From an optimization exercise on the open Yosys and OpenROAD flow, aimed at small area, a short achievable clock period and few clock cycles; shortcuts taken in it are not production practice. The RTL was checked by simulation tests, not by an equivalence proof against the original design. Some runs may be left out. An edit can pass the tests and still lose a function that they never use.

==> flow/design.v, too long to show whole: its modules and the start of the top module <==
// module fir: 6572 lines
// module fir_fa: 10 lines
// module fir_x3: 8 lines
// module fir_xn2: 7 lines
module fir #(
    parameter DATA_WIDTH = 16,
    parameter TAP_NUM = 16
)(
    input wire clk,
    input wire rst,
    input wire tap_we,
    input wire [3:0] tap_addr,
    input wire [DATA_WIDTH-1:0] tap_data,
    input wire start,
    input wire [DATA_WIDTH-1:0] x_in,
    output wire [DATA_WIDTH-1:0] y_out,
    output reg done
);
  // ...
==> flow/run.sh <==
#!/bin/bash
# synth_recipe.tcl (not shown) runs the flow's synth.tcl, then flattens the netlist and writes it again
# the make line also repeats each setting of config.mk as NAME=value (left out here)
make -C /OpenROAD-flow-scripts/flow DESIGN_CONFIG=/design/flow/config.mk WORK_HOME=/design/flow/orfs CLKGATE_MAP_FILE= SYNTH_SCRIPT=/design/flow/synth_recipe.tcl finish
==> flow/config.mk <==
export PLATFORM = sky130hd
export DESIGN_NAME = fir
export DESIGN_NICKNAME = fir
export VERILOG_FILES = /design/flow/design.v
export SDC_FILE = /design/flow/constraint.sdc
export NUM_CORES = 4
export LEC_CHECK = 0
export CAP_MARGIN = 20
export CORE_MARGIN = 2
export CORE_UTILIZATION = 30
export PLACE_DENSITY = 0.45
export SLEW_MARGIN = 20
export SYNTH_HIERARCHICAL = 1
export SYNTH_MINIMUM_KEEP_SIZE = 0
==> flow/constraint.sdc <==
create_clock -name core_clock -period 16.0 [get_ports {clk}]
set_input_delay 3.2000 -clock core_clock [delete_from_list [all_inputs] [get_ports {clk}]]
set_output_delay 3.2000 -clock core_clock [all_outputs]
set_load 0.01 [all_outputs]
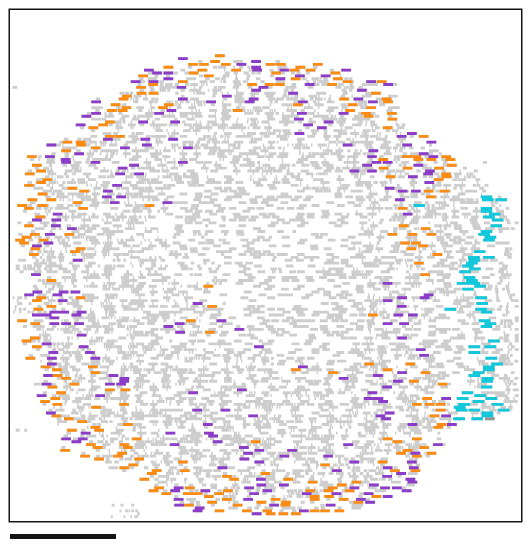
Fig. 1. Sequential cells grouped by signal name (run 1).
The bar under the picture is 100 µm long.
legend:
  cyan:
    name_in_the_netlist: `m`
    placed_flops: 64
  purple:
    name_in_the_netlist: `xs`
    placed_flops: 240
    where: widely spread
  orange:
    name_in_the_netlist: `taps`
    placed_flops: 256
    where: widely spread

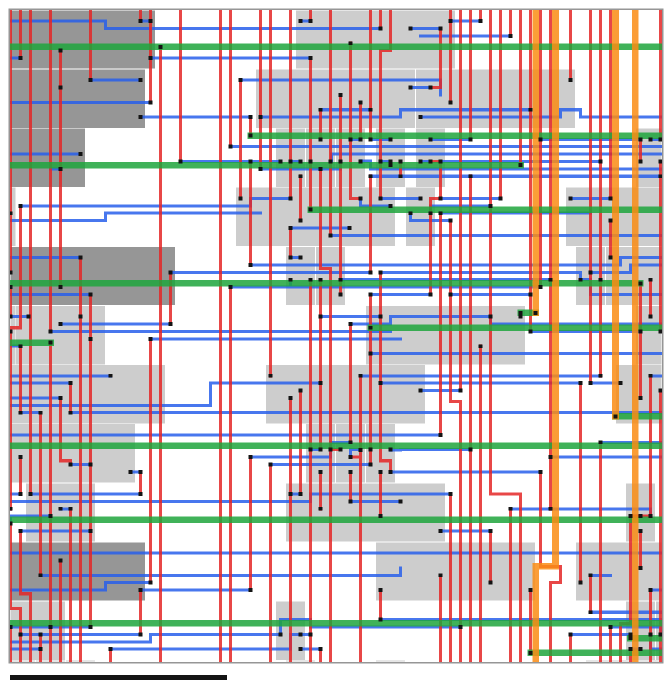
Fig. 2. Layout detail (run 1).
The bar under the picture is 10 µm long. Window x 106 to 136, y 106 to 136 µm. Cells in gray, sequential cells in the stronger gray; small squares are vias.
legend:
  green:
    layer: met3
  orange:
    layer: met4
  blue:
    layer: met1
  red:
    layer: met2
sequential cells in the window: 4
most frequent: nand2_1 (17), fa_1 (11), dfrtp_1 (4)
cells with their middle in the window: 36

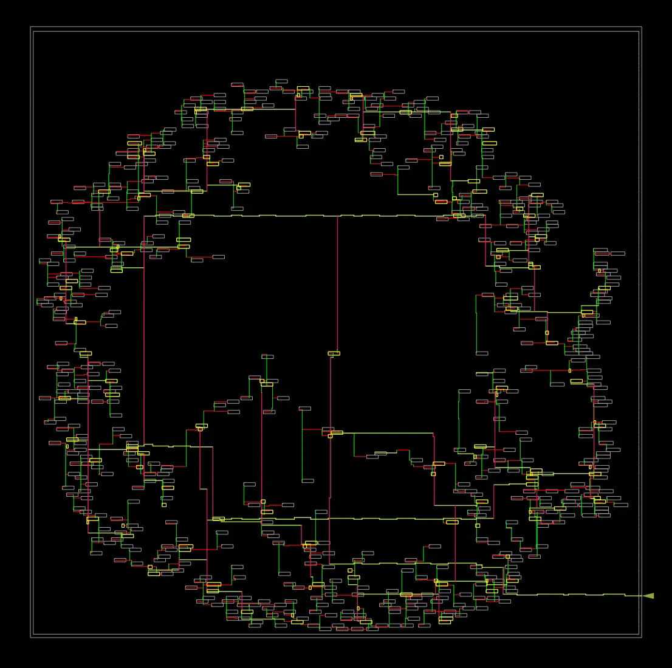
Fig. 3. Clock nets (run 1).
Worst Skew: 73.7 ps
FF+latch count: 561

==> impl_metrics.json, run 1 <==
{
  "status": "complete, no violations",
  "cts.sinks": 561,
  "max_cap_viol_count": 0,
  "r2r_slack_ps": 8120,
  "post_synth_fa_ha_maj_area_fraction_pct": 48.9,
  "required_ps": 16470,
  "synth-simple-area-share_pct": 12.6,
  "startpoint_type": "register",
  "max_stage_delay_ps": 1100,
  "drtIter0Drc": 5860,
  "grt_pass1_wl_um": 454000,
  "layout_min_cycle_time_ps": 7880,
  "end_kind": "register",
  "nets": 7471,
  "yosysWarnings": 9,
  "cts_resized": 0,
  "grt_max_degree": 140,
  "rows": 175,
  "mostFrequentLayoutCell": "nand2_1",
  "drc": 0,
  "die_w_um": 482,
  "num_io_pins": 57,
  "clockBufferDepth": 3,
  "ys.flop_type": "dfrtp_1",
  "hold_viol": 0,
  "drive_gt1_share_pct": 12.3,
  "synth-async-reset-ratio_pct": 88.6,
  "portBuffers": 56,
  "final_cell_mix": "nand2_1, fa_1, dfrtp_1",
  "netlist_area_mm2": 0.0687,
  "finalWeightedCongestion": 1.03,
  "grt.total_usage_pct": 28.9,
  "vias_per_cell": 5.41,
  "antenna_left": 0,
  "syn_nets": 7709,
  "worstRegToRegCells": 12,
  "tightest_slew_ps": 1160,
  "slew_headroom_pct": 22.6,
  "synth_cells": 5986,
  "post-route-period-util_pct": 49.3,
  "synth_xor_area_share_pct": 6.39,
  "cts_tree": "built",
  "via_count": 47800,
  "worst_path_dominant_cell_family": "adder cells",
  "drt-pass1-iter-count": 6,
  "synth.avg_cell_area_um2": 11.5,
  "timing.fmax_ghz": 0.127,
  "grt_overflow": 0,
  "grt_pass1_vias": 50300,
  "synth_seq_area_share_pct": 20.9,
  "cts-root-buf": "clkbuf_16",
  "wl_per_cell_um": 37.6,
  "postCtsSetupBuffers": 0,
  "dp_hpwl_um": 266000,
  "synth_top_family_by_area": "adder cells",
  "fp.dieH_um": 482,
  "clk_latency_ps": 790,
  "clk_pin_slew_ps": 50,
  "crit_path_top_delay_cell": "dfrtp_1",
  "worstSetupPathType": "register to register"
}
Testbench counts for the RTL of run 1, summed over its fixed seeds: cycles 2,048.
-- run 1: stage by stage --
stage	cells	setup slack [ps]	instance area, µm²	hold slack (ps)
after global routing	8820	8160	74400	517
after floorplan	5986	6060	68700	458
after detailed placement	8676	8360	71700	476
after global placement	8676	8340	71700	489
after CTS	8820	8190	74400	498
final	8826	8120	74500	498
-- run 1: routing by layer --
metal  GRT usage, %  wire length, µm  part of all wire [%]
met1           39.8           137000                    41
met5              0              120                 0.036
met3           6.78            30900                   9.3
met2           43.4           145000                    44
met4           12.8            18400                   5.5
-- run 1: synth_stat cells (2+ instances only) --
| library cell | number | area, µm² |
|---|---|---|
| ha_1 | 15 | 188 |
| nor3_1 | 4 | 20.0 |
| or2_2 | 10 | 62.6 |
| a21o_1 | 7 | 52.6 |
| dfrtp_1 | 497 | 12400 |
| mux2_4 | 20 | 300 |
| buf_1 | 5 | 18.8 |
| nor2b_1 | 3 | 18.8 |
| buf_6 | 2 | 22.5 |
| nand4_1 | 2 | 12.5 |
| a31oi_1 | 2 | 12.5 |
| xor2_1 | 7 | 61.3 |
| mux2_1 | 21 | 236 |
| o2111ai_1 | 2 | 17.5 |
| nand2b_1 | 5 | 31.3 |
| o21ai_0 | 5 | 25.0 |
| a21oi_1 | 11 | 55.1 |
| nor2_1 | 11 | 41.3 |
| or3_1 | 6 | 37.5 |
| clkbuf_1 | 391 | 1470 |
| fa_1 | 1668 | 33400 |
| a211oi_1 | 2 | 15.0 |
| nor2_2 | 9 | 56.3 |
| buf_2 | 40 | 200 |
| edfxtp_1 | 64 | 1920 |
| inv_1 | 8 | 30.0 |
| xnor2_1 | 494 | 4330 |
| nand3_1 | 4 | 20.0 |
| nand3b_1 | 2 | 15.0 |
| nand2_1 | 2189 | 8220 |
| mux2_2 | 455 | 5120 |
-- run 1: final cells by class --
cell class / instances / area, µm²
diodes: 6 / 15.0
clock buffers: 103 / 2180
clock inverters: 41 / 534
fillers: 22700 / 153000
inverters: 8 / 33.8
multi-input cells: 4978 / 52600
flip-flops and latches: 561 / 14400
well taps: 3009 / 3760
repair buffers: 120 / 986
Fig. 4: run 1, logic cells by family
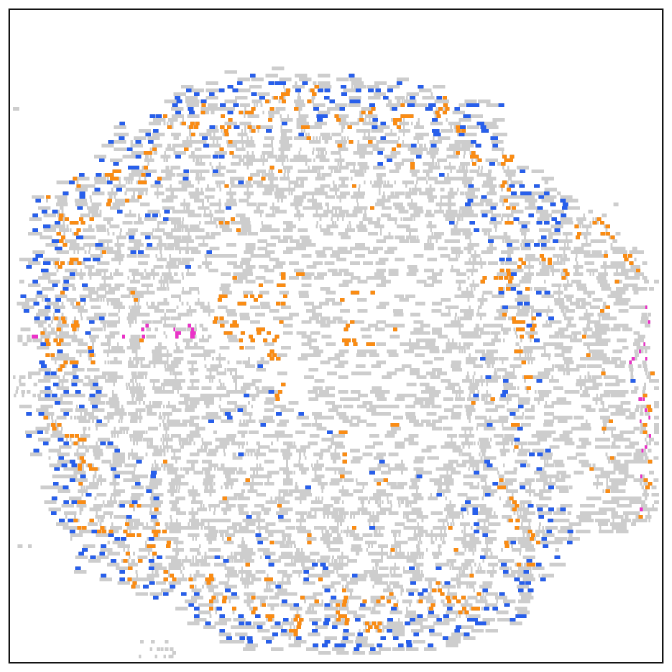

--- run 2 (diff from run 1) ---
--- a/flow/config.mk
+++ b/flow/config.mk
@@ -7,8 +7,8 @@
 export LEC_CHECK = 0
 export CAP_MARGIN = 20
 export CORE_MARGIN = 2
-export CORE_UTILIZATION = 30
-export PLACE_DENSITY = 0.45
+export CORE_UTILIZATION = 55
+export PLACE_DENSITY = 0.65
 export SLEW_MARGIN = 20
 export SYNTH_HIERARCHICAL = 1
 export SYNTH_MINIMUM_KEEP_SIZE = 0
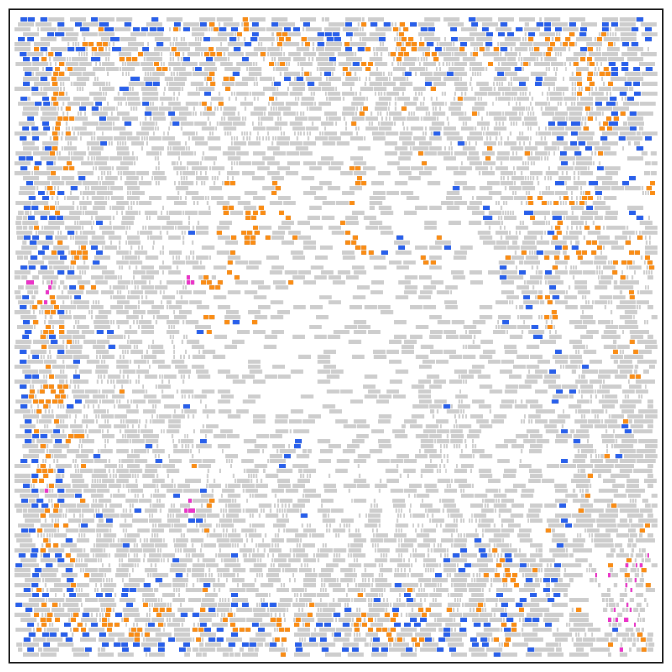
Fig. 5. Logic cells by family (run 2).
legend:
  magenta:
    family: NOR gates
    cells: 29
  orange:
    family: XOR/XNOR gates
    cells: 501
    where: widely spread
  blue:
    family: multiplexers
    cells: 497
    where: widely spread

==> run 2 against run 1 <==
  * Non-clock buffer count unchanged
  * First-iteration DRC count up 29%
  * Via count up 3.9%
  * Clock skew down 35 ps
  * Wire length down 6.4%
  * Critical endpoint is now m[61]$_DFFE_PP_
  * Die area down 45%
  * Cell count down 15%
  * Synthesized cell count unchanged
  * Sequential share of layout area up 0.51 points
==> impl_metrics.json, run 2 <==
{
  "cts_max_level": 3,
  "cpMostUsedCell": "xnor2_1",
  "fill_cells": 10200,
  "tns_ps": 0,
  "slew_headroom_pct": 18.0,
  "postCtsSetupBuffers": 0,
  "drt-total-wl_um": 310000,
  "grt_max_degree": 151,
  "crit_buf_inv": 0,
  "die_w_um": 357,
  "required_ps": 16460,
  "wl_per_cell_um": 41.6,
  "cp.depth": 27,
  "antenna_found_initial": 20,
  "place_area_mm2": 0.0701,
  "cts.sinks": 561,
  "startpoint_type": "register",
  "cts_resized": 0,
  "drc": 0,
  "synth_seq_area_share_pct": 20.9,
  "grt_pass1_wl_um": 426000,
  "synth_top_area_share_pct": 48.6,
  "synth.avg_cell_area_um2": 11.5,
  "grt_overflow": 0,
  "nets": 7464,
  "vias_per_cell": 6.65,
  "cts_tree": "built",
  "synth-async-reset-ratio_pct": 88.6,
  "post-route-period-util_pct": 50.6,
  "finalWeightedCongestion": 1.11,
  "area_growth_pct": 5.62,
  "dp_hpwl_um": 249000,
  "min_path_type": "register to register",
  "cp.arrival_ps": 8560,
  "yosysMostFrequentCell": "nand2_1",
  "max_cap_viol_count": 0,
  "grt_pass1_vias": 50700,
  "end_kind": "register",
  "grt.total_usage_pct": 50.2,
  "synth_area_leaders": "fa_1, dfrtp_1, nand2_1",
  "rsz0062_at_grt": "false",
  "clk_pin_slew_ps": 70,
  "finish.instance_area_mm2": 0.0725,
  "num_io_pins": 57,
  "final_cell_mix": "nand2_1, fa_1, dfrtp_1",
  "synth-edff-count": 64,
  "clockBufferDepth": 3,
  "drt-pass1-iter-count": 8,
  "drive_gt1_share_pct": 11.8,
  "fp.dieH_um": 357,
  "synth_seq_cells": 561,
  "netlist_area_mm2": 0.0687,
  "via_count": 49600,
  "ys.flop_type": "dfrtp_1",
  "tightest_slew_ps": 1220,
  "die_area_mm2": 0.128,
  "clk_latency_ps": 720,
  "layout_min_cycle_time_ps": 8100,
  "syn_nets": 7709,
  "hold_viol": 0,
  "drtIter0Drc": 7561,
  "synth_cells": 5986,
  "worst_path_dominant_cell_family": "XOR/XNOR gates",
  "yosys-top-cells-count": "nand2_1, fa_1, dfrtp_1",
  "worstSetupPathType": "register to register",
  "portBuffers": 56,
  "rows": 129,
  "initial_core_util_pct": 55.5,
  "finClkSkew_ps": 39.0,
  "cts_hold_buf": 0,
  "drv_slew": 0,
  "yosysTopAreaCell": "fa_1",
  "mostFrequentLayoutCell": "nand2_1",
  "setup_viol": 0,
  "r2r_slack_ps": 7900,
  "yosysWarnings": 9,
  "antenna_left": 0,
  "worstRegToRegCells": 27,
  "status": "complete, no violations",
  "worstHoldPathCells": 1,
  "crit_path_max_fanout": 10,
  "crit_path_top_delay_cell": "dfrtp_1",
  "cts-root-buf": "clkbuf_16",
  "max_stage_delay_ps": 1030,
  "timing.fmax_ghz": 0.124
}
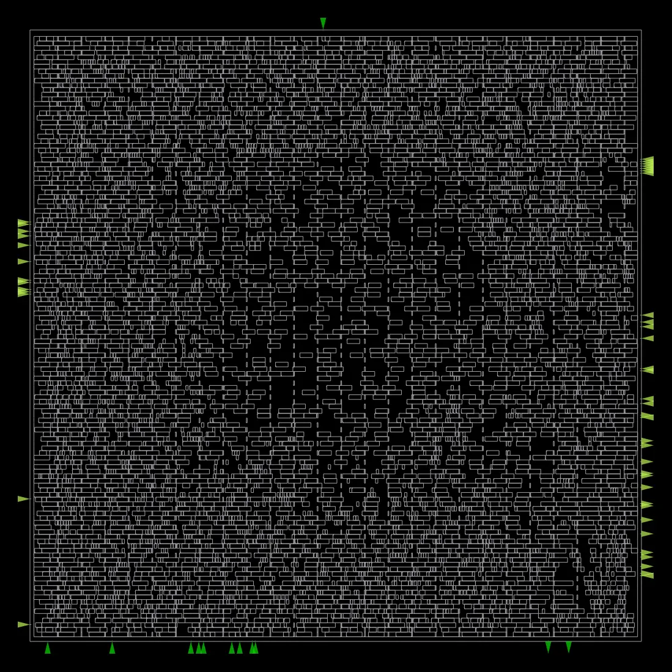
Fig. 6. Placed standard cells (run 2).
utilization after layout: 58.6%
Core Area: 0.124 mm²

==> run 2: cell types whose count changed in the layout (fill, tap and decap cells not counted), sizes merged, moves of 5 or more <==
cell,previous run,this run
clkbuf,103,98
buf,82,67
clkdlybuf4s50,38,53
bufinv,10,4
diode,6,24
==> run 2: final cells by class <==
cell class                 count  area, µm²  area share, %
clock inverter                34        364          0.502
multi-input combinational   4978      52600           72.5
clock buffer                  98       2000           2.76
inverter                       8       33.8         0.0466
tap                         1637       2050           2.82
antenna                       24       60.1         0.0828
timing repair buffer         120       1080           1.49
sequential                   561      14400           19.8
==> run 2: stage by stage <==
step | instances | hold slack [ps] | setup slack, ps
after global placement | 7303 | 473 | 8440
after global routing | 7448 | 514 | 8060
final | 7460 | 493 | 7900
after floorplan | 5986 | 458 | 6060
after CTS | 7435 | 498 | 8290
after detailed placement | 7303 | 485 | 8480
==> run 2: metal layers <==
metal	wire length (µm)	GRT usage, %	part of all wire, %	up-vias
met4	27300	34.0	8.8	18
met5	111	0.444	0.036	-
met1	109000	64.7	35	26400
li1	-	-	-	17900
met3	43500	18.7	14	948
met2	131000	70.8	42	4323
==> run 2: logic make-up after synthesis <==
logic type	Yosys count	synth area share [%]
compound gates	43	0.446
xor+xnor	501	6.39
fa+ha+maj	1683	48.9
buf+inv	447	2.54
flops	561	20.9
mux	497	8.26
simple gates	2254	12.6
Fig. 7: run 2, sequential cells grouped by signal name
The bar under the picture is 100 µm long.
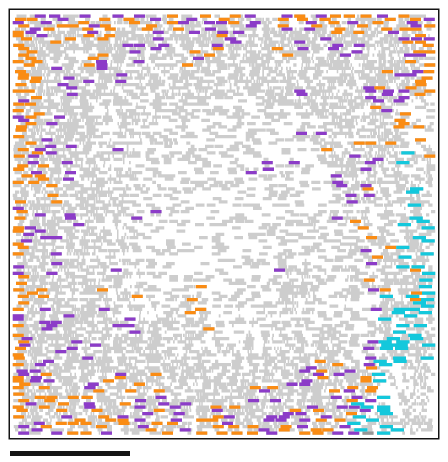

--- run 3: outline of the changes from run 2 ---
flow/design.v: 6597 -> 5641 lines; modules unchanged: 2
  fir: edited, 6572 -> 5560 lines
  fir_sel3: new, 11 lines
  fir_bsel: new, 10 lines
  fir_or2: new, 7 lines
  fir_mx: new, 8 lines
  fir_dec: new, 11 lines
  fir_pg: new, 9 lines
  fir_ao21: new, 8 lines
  removed: fir_x3
==> module fir_mx as of run 3 <==
module fir_mx (
    input wire s,
    input wire a,
    input wire b,
    output wire y
);
  assign y = s ? b : a;
endmodule
==> module fir_pg as of run 3 <==
module fir_pg (
    input wire a,
    input wire b,
    output wire g,
    output wire p
);
  assign g = a & b;
  assign p = a ^ b;
endmodule
==> module fir_ao21 as of run 3 <==
module fir_ao21 (
    input wire a,
    input wire b,
    input wire c,
    output wire y
);
  assign y = (a & b) | c;
endmodule
==> module fir_dec as of run 3 <==
module fir_dec (
    input wire a,
    input wire b,
    output wire d10,
    output wire d01,
    output wire d11
);
  assign d10 = a & ~b;
  assign d01 = ~a & b;
  assign d11 = a & b;
endmodule
==> module fir_or2 as of run 3 <==
module fir_or2 (
    input wire a,
    input wire b,
    output wire y
);
  assign y = a | b;
endmodule
==> module fir_bsel as of run 3 <==
module fir_bsel (
    input wire n,
    input wire o,
    input wire w,
    input wire x0,
    input wire x1,
    output wire y
);
  assign y = n ~^ ((o & x0) | (w & x1));
endmodule
==> module fir_sel3 as of run 3 <==
module fir_sel3 (
    input wire d10,
    input wire d01,
    input wire d11,
    input wire a,
    input wire b,
    input wire s,
    output wire y
);
  assign y = ~((d10 & a) | (d01 & b) | (d11 & s));
endmodule
--- a/flow/config.mk
+++ b/flow/config.mk
@@ -8,6 +8,6 @@
 export CAP_MARGIN = 20
 export CORE_MARGIN = 2
-export CORE_UTILIZATION = 55
-export PLACE_DENSITY = 0.65
+export CORE_UTILIZATION = 30
+export PLACE_DENSITY = 0.45
 export SLEW_MARGIN = 20
 export SYNTH_HIERARCHICAL = 1
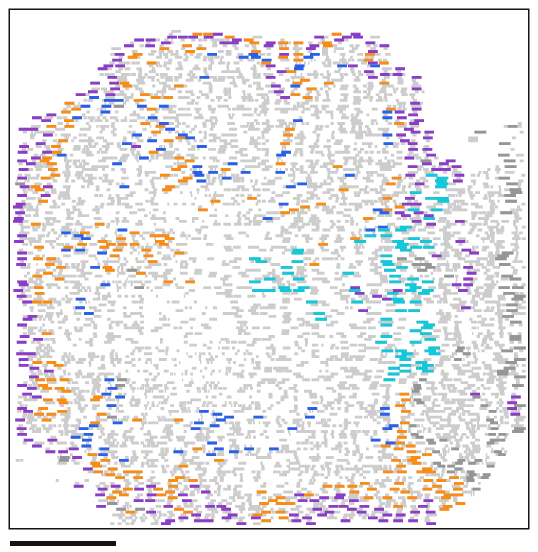
Fig. 8. Sequential cells grouped by signal name (run 3).
The bar under the picture is 100 µm long.
legend:
  cyan:
    name_in_the_netlist: `qr`
    placed_flops: 96
    where: right middle
  purple:
    name_in_the_netlist: `xs`
    placed_flops: 240
    where: widely spread
  blue:
    name_in_the_netlist: `ps`
    placed_flops: 112
  orange:
    name_in_the_netlist: `taps`
    placed_flops: 256
    where: widely spread

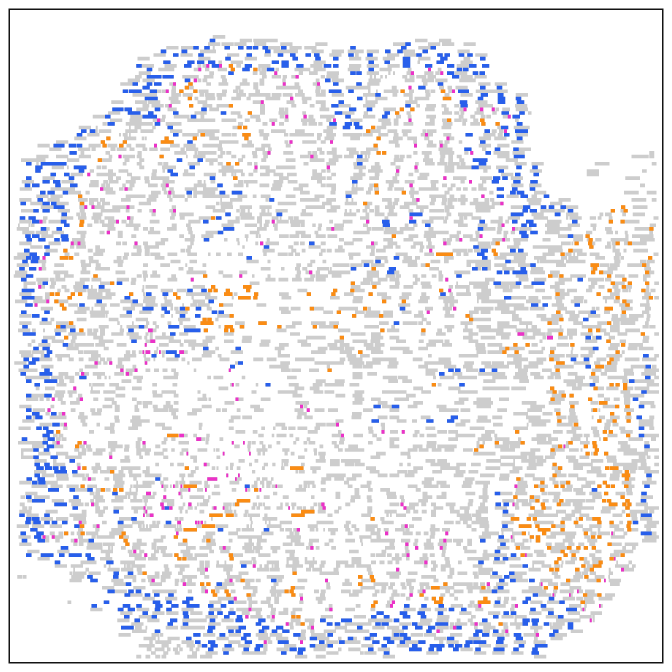
Fig. 9. Logic cells by family (run 3).
legend:
  magenta:
    family: NOR gates
    cells: 240
    where: widely spread
  blue:
    family: multiplexers
    cells: 758
    where: widely spread
  orange:
    family: XOR/XNOR gates
    cells: 438
    where: widely spread

==> run 3 against run 2 <==
  * Cell count grew 18%
  * Flip-flop and latch count grew 253
  * Worst setup slack better by 1400 ps
  * Die area rose by 88%
  * Synthesized cell count is 11% lower
  * First-iteration DRC count grew 91%
  * Fmax rose by 21%
  * Critical path depth down 17
  * Count of clock-buffer cells in the layout up 50
  * Highest routed layer unchanged
==> impl_metrics.json, run 3 <==
{
  "status": "complete, no violations",
  "die_w_um": 489,
  "ff_latch_area_mm2": 0.0208,
  "slew_headroom_pct": 10.7,
  "yosysMostFrequentCell": "a222oi_1",
  "die_area_mm2": 0.239,
  "core_area_mm2": 0.235,
  "ys.flop_type": "dfrtp_1",
  "worstHoldPathCells": 0,
  "cts.sinks": 814,
  "syn_nets": 6223,
  "synth-edff-count": 137,
  "synth.avg_cell_area_um2": 13.3,
  "max_cap_viol_count": 0,
  "synth_seq_area_share_pct": 29.5,
  "end_kind": "register",
  "layout_min_cycle_time_ps": 6680,
  "initial_core_util_pct": 30.1,
  "portBuffers": 56,
  "wl_per_cell_um": 48.2,
  "timing.fmax_ghz": 0.150,
  "nets": 6438,
  "synth_seq_cells": 814,
  "drt-pass1-iter-count": 17,
  "cts_max_level": 3,
  "whs_ps": 392,
  "multi_input_area_mm2": 0.0494,
  "min_path_type": "register to register",
  "worstSetupPathType": "register to register",
  "synth-async-reset-ratio_pct": 77.3,
  "via_count": 59000,
  "startpoint_type": "register",
  "synth_top_area_share_pct": 23.9,
  "drt-total-wl_um": 424000,
  "synth_area_leaders": "fa_1, dfrtp_1, a222oi_1",
  "netlist_area_mm2": 0.0707,
  "yosys-top-cells-count": "a222oi_1, fa_1, dfrtp_1",
  "grt_pass1_vias": 57500,
  "tns_ps": 0,
  "grt_overflow": 0,
  "clk_pin_slew_ps": 60,
  "cp.arrival_ps": 7210,
  "hold_viol": 0,
  "num_io_pins": 57,
  "dp_hpwl_um": 336000,
  "final_cell_mix": "a222oi_1, fa_1, dfrtp_1",
  "mostFrequentLayoutCell": "a222oi_1",
  "cts_tree": "built",
  "r2r_slack_ps": 9320,
  "fp.dieH_um": 489,
  "area_growth_pct": 13.3,
  "clockBufferDepth": 3,
  "post-route-period-util_pct": 41.7,
  "rows": 178,
  "synth_cells": 5310,
  "grt.total_usage_pct": 34.8,
  "grt_max_degree": 133,
  "crit_path_max_fanout": 28,
  "tightest_slew_ps": 1340,
  "required_ps": 16530,
  "drive_gt1_share_pct": 29.3,
  "drv_slew": 0,
  "vias_per_cell": 6.70
}
Testbench counts for the RTL of run 3, summed over its fixed seeds: cycles 2,064.
-- run 3: changes by cell type in the layout (fill, tap and decap cells not counted), moves of 123 or more --
cell / change
mux2_4: +204
nor2b_1: +173
xor2_1: +135
and2_2: +168
fa_1: -827
a222oi_1: +952
a22oi_2: +128
nand2_1: -2006
and2b_2: +168
dfrtp_1: +123
xnor2_1: -207
-- run 3: worst max-delay path: stages (launching register included) --
cell and delay (ps):
dfrtp_2 1130, mux2_4 410, and2_2 260, a222oi_1 900
fa_1 590, fa_1 510, fa_1 630, fa_1 490
fa_1 470, fa_1 470, fa_1 480
-- run 3: cell type report --
type                    instances  share of cell area (%)
inverters                      32                   0.158
clock inverters                47                   0.771
multi-input cells            4336                    61.7
well taps                    3150                    4.92
repair buffers                236                    2.40
diodes                         42                   0.131
clock buffers                 148                    3.88
flip-flops and latches        814                    26.0
-- run 3: cells by family after synthesis --
logic type               after synthesis  share of synthesized area, %
XOR/XNOR                             438                          5.45
AND/OR/NAND/NOR                      849                          7.58
adder cells (fa/ha/maj)              873                          24.4
buffers and inverters                160                         0.961
flip-flops                           814                          29.5
multiplexers                         758                          13.3
AO/OA/AOI/OAI                       1418                          18.8
-- run 3: layer usage --
| layer | part of all wire (%) | GRT usage (%) | vias up |
|---|---|---|---|
| met1 | 39 | 44.6 | 31600 |
| met5 | 0.013 | 0 | - |
| met2 | 43 | 51.5 | 4349 |
| li1 | - | - | 22100 |
| met3 | 10 | 9.21 | 950 |
| met4 | 8.2 | 22.8 | 8 |
-- run 3: stage by stage --
| step | instances | worst slack (ps) | util [%] | instance area, µm² |
|---|---|---|---|---|
| 6_report | 8805 | 9320 | 34.1 | 80100 |
| 5_1_grt | 8767 | 9320 | 34.1 | 80000 |
| 4_1_cts | 8757 | 9480 | 34.0 | 79900 |
| 3_5_place_dp | 8562 | 9160 | 32.4 | 76200 |
| 3_3_place_gp | 8555 | 9150 | 32.4 | 76100 |
| 2_1_floorplan | 5310 | 4220 | - | 70700 |
Fig. 10: run 3, layout detail
The bar under the picture is 10 µm long. Window x 107 to 137, y 107 to 137 µm. Cells in gray, sequential cells in the stronger gray; small squares are vias.
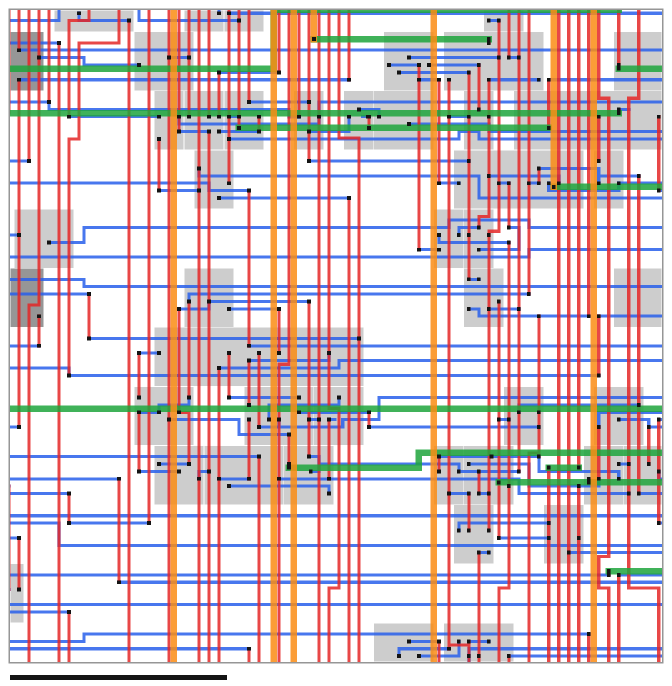

--- run 4 (diff from run 3) ---
--- a/flow/config.mk
+++ b/flow/config.mk
@@ -8,6 +8,8 @@
 export CAP_MARGIN = 20
 export CORE_MARGIN = 2
 export CORE_UTILIZATION = 30
+export CTS_CLUSTER_DIAMETER = 100
+export CTS_CLUSTER_SIZE = 30
 export PLACE_DENSITY = 0.45
 export SLEW_MARGIN = 20
 export SYNTH_HIERARCHICAL = 1
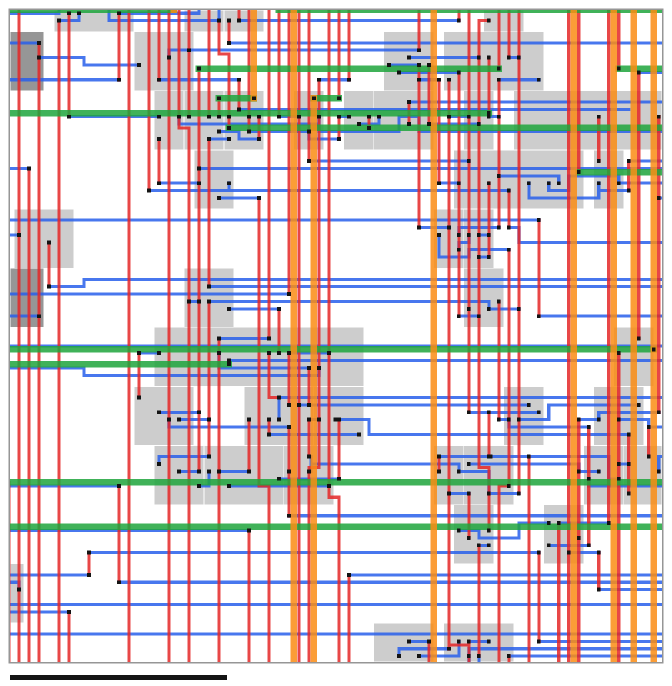
Fig. 11. Layout detail (run 4).
The bar under the picture is 10 µm long. Window x 107 to 137, y 107 to 137 µm. Cells in gray, sequential cells in the stronger gray; small squares are vias.
legend:
  red:
    layer: met2
  blue:
    layer: met1
  orange:
    layer: met4
  green:
    layer: met3
most frequent: nor2_1 (5), nor2b_1 (4), a21oi_1 (4)
sequential cells in the window: 0
cells with their middle in the window: 37

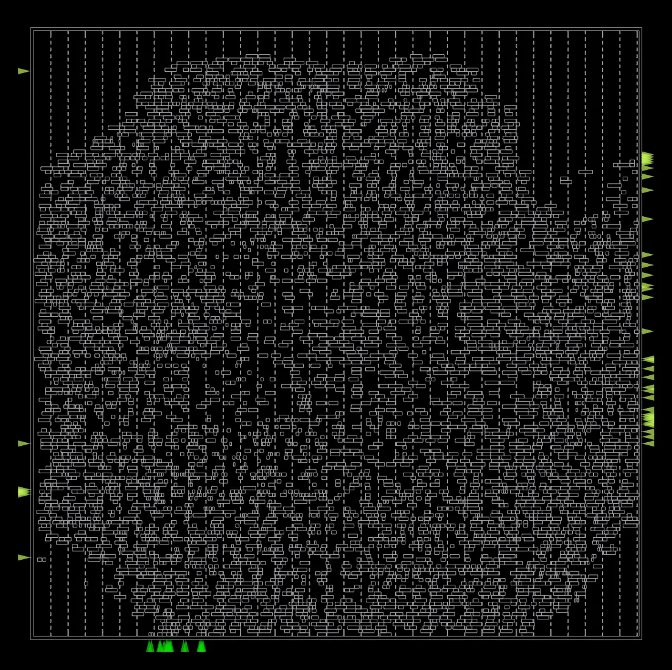
Fig. 12. Placed standard cells (run 4).
utilization after layout: 33.5%
Tapcell Cnt: 3,150

==> run 4 against run 3 <==
  * Still clean
  * Fmax fell by 0.10%
  * Via count fell by 0.37%
  * Critical path depth did not move
  * Highest routed layer unchanged
==> impl_metrics.json, run 4 <==
{
  "synth-edff-count": 137,
  "cts_tree": "built",
  "worstSetupPathType": "register to register",
  "grt_pass1_wl_um": 554000,
  "rows": 178,
  "initial_core_util_pct": 30.1,
  "tns_ps": 0,
  "drc": 0,
  "clk_pin_slew_ps": 100,
  "synth_cells": 5310,
  "startpoint_type": "register",
  "die_area_mm2": 0.239,
  "status": "complete, no violations",
  "drv_slew": 0,
  "antenna_found_initial": 52,
  "core_area_mm2": 0.235,
  "slew_headroom_pct": 7.09,
  "antenna_left": 0,
  "synth-async-reset-ratio_pct": 77.3,
  "final_cell_mix": "a222oi_1, fa_1, dfrtp_1",
  "tightest_slew_ps": 1390,
  "yosysMostFrequentCell": "a222oi_1",
  "postCtsSetupBuffers": 0,
  "finClkSkew_ps": 66.0,
  "yosysWarnings": 13,
  "synth.avg_cell_area_um2": 13.3,
  "crit_path_max_fanout": 28,
  "wl_per_cell_um": 48.5,
  "ff_latch_area_mm2": 0.0208,
  "path_cells": "mux2_4 -> and2_2 -> a222oi_1 -> fa_1 -> fa_1 -> fa_1 -> fa_1 -> fa_1 -> fa_1 -> or2_2",
  "synth_seq_area_share_pct": 29.5,
  "netlist_area_mm2": 0.0707,
  "drt-pass1-iter-count": 17,
  "worstRegToRegCells": 10,
  "grt_pass1_vias": 57100,
  "ys.flop_type": "dfrtp_1",
  "cts_resized": 0,
  "yosysTopAreaCell": "fa_1",
  "area_growth_pct": 11.3,
  "rsz0062_at_grt": "false",
  "layout_min_cycle_time_ps": 6680,
  "end_kind": "register",
  "grt_max_degree": 133,
  "dp_hpwl_um": 336000,
  "portBuffers": 56,
  "drt-total-wl_um": 424000,
  "synth_cell_types": 68,
  "fill_cells": 23500,
  "grt_overflow": 0,
  "die_w_um": 489,
  "hold_viol": 0,
  "worstHoldPathCells": 0,
  "required_ps": 16570,
  "cts-root-buf": "clkbuf_16",
  "synth_area_leaders": "fa_1, dfrtp_1, a222oi_1",
  "cts.sinks": 814,
  "largest_register_ffs": 256,
  "drive_gt1_share_pct": 28.5,
  "vias_per_cell": 6.74,
  "nets": 6391,
  "cts_max_level": 2,
  "min_path_type": "register to register",
  "setup_viol": 0,
  "crit_path_top_delay_cell": "dfrtp_2",
  "num_io_pins": 57,
  "synth_top_area_share_pct": 23.9,
  "syn_nets": 6223,
  "via_count": 58800,
  "clk_latency_ps": 840,
  "mostFrequentLayoutCell": "a222oi_1",
  "max_stage_delay_ps": 1120,
  "max_cap_viol_count": 0,
  "yosys-top-cells-count": "a222oi_1, fa_1, dfrtp_1",
  "grt.total_usage_pct": 34.7,
  "cts_hold_buf": 0,
  "multi_input_area_mm2": 0.0494,
  "post-route-period-util_pct": 41.8,
  "drtIter0Drc": 14200,
  "synth_seq_cells": 814,
  "numCtsBuffers": 59,
  "timing.fmax_ghz": 0.150,
  "finalWeightedCongestion": 1.06,
  "r2r_slack_ps": 9320,
  "cp.arrival_ps": 7250,
  "clockBufferDepth": 3,
  "cpMostUsedCell": "fa_1",
  "fp.dieH_um": 489
}
run 4: cell counts after synthesis:
No cell type changed its count.
run 4: cell type report:
| cell class | count | share of cell area, % |
|---|---|---|
| multi-input cells | 4336 | 62.8 |
| flip-flops and latches | 814 | 26.5 |
| well taps | 3150 | 5.01 |
| repair buffers | 235 | 2.43 |
| clock buffers | 64 | 1.97 |
| clock inverters | 48 | 1.02 |
| inverters | 32 | 0.161 |
| diodes | 47 | 0.149 |
run 4: logic make-up (layout without fill, tap and decap cells):
| logic type | count (synthesis) | in the layout | share of synthesized area (%) |
|---|---|---|---|
| AOI/OAI and AO/OA | 1418 | 1418 | 18.8 |
| muxes | 758 | 758 | 13.3 |
| xor gates and xnor gates | 438 | 438 | 5.45 |
| DFF | 814 | 814 | 29.5 |
| and+or+nand+nor | 849 | 849 | 7.58 |
| buffers and inverters | 160 | 379 | 0.961 |
| adders and majority gates | 873 | 873 | 24.4 |
| other | 0 | 47 | 0 |
run 4: per-stage QoR:
step	cells	setup WS [ps]	utilization [%]	hold WS (ps)	instance area, µm²
after floorplan	5310	4220	-	369	70700
after global placement	8555	9150	32.4	387	76100
after detailed placement	8562	9160	32.4	387	76200
after CTS	8674	9470	33.4	402	78500
after global routing	8684	9310	33.5	410	78600
final	8726	9320	33.5	405	78700
run 4: worst max-delay path: cells and delay by family (launching register included):
kind	cells	cell delay, ps
AOI/OAI and AO/OA	1	970
muxes	1	420
and+or+nand+nor	2	550
DFF	1	1120
adders and majority gates	6	3280
run 4: per-layer routing:
layer | wire length, µm | GRT usage, % | vias to the layer above
met5 | 126 | 0 | -
met3 | 44400 | 9.24 | 845
met2 | 183000 | 51.7 | 4337
met1 | 164000 | 44.4 | 31600
met4 | 31700 | 22.2 | 18
li1 | - | - | 22000

-- port drivers added, routing unchanged --
In the flow no input, the clock included, has a driving cell. The finished layouts below were timed again as built, in two steps. Step 1 assumes that a clkbuf_16 drives the clock port and a buf_2 every other input. Step 2 times the ports against the registers' clock, not the clock port: input delays grow and output delays shrink by t, the midpoint of the rising clock arrivals with the driver on. a / b / c = ideal ports / drivers / drivers and shift; a / b = the first two.
| run | t, ns | slack for setup (ns) | worst data-port slew with drivers (ns) | cell pins on the clock port's net |
|---|---|---|---|---|
| run 1 | 0.851 | 8.116 / 8.116 / 8.116 | 0.05 | 1 |
| run 2 | 0.779 | 7.903 / 7.903 / 7.903 | 0.05 | 1 |
| run 3 | 0.897 | 9.322 / 9.322 / 9.090 | 0.08 | 1 |
| run 4 | 0.899 | 9.315 / 9.315 / 9.124 | 0.08 | 1 |
After both steps every run listed still meets setup and hold. The setup slack of run 3, which loses most, moves by 0.000 ns with the drivers and by -0.232 ns with both steps.
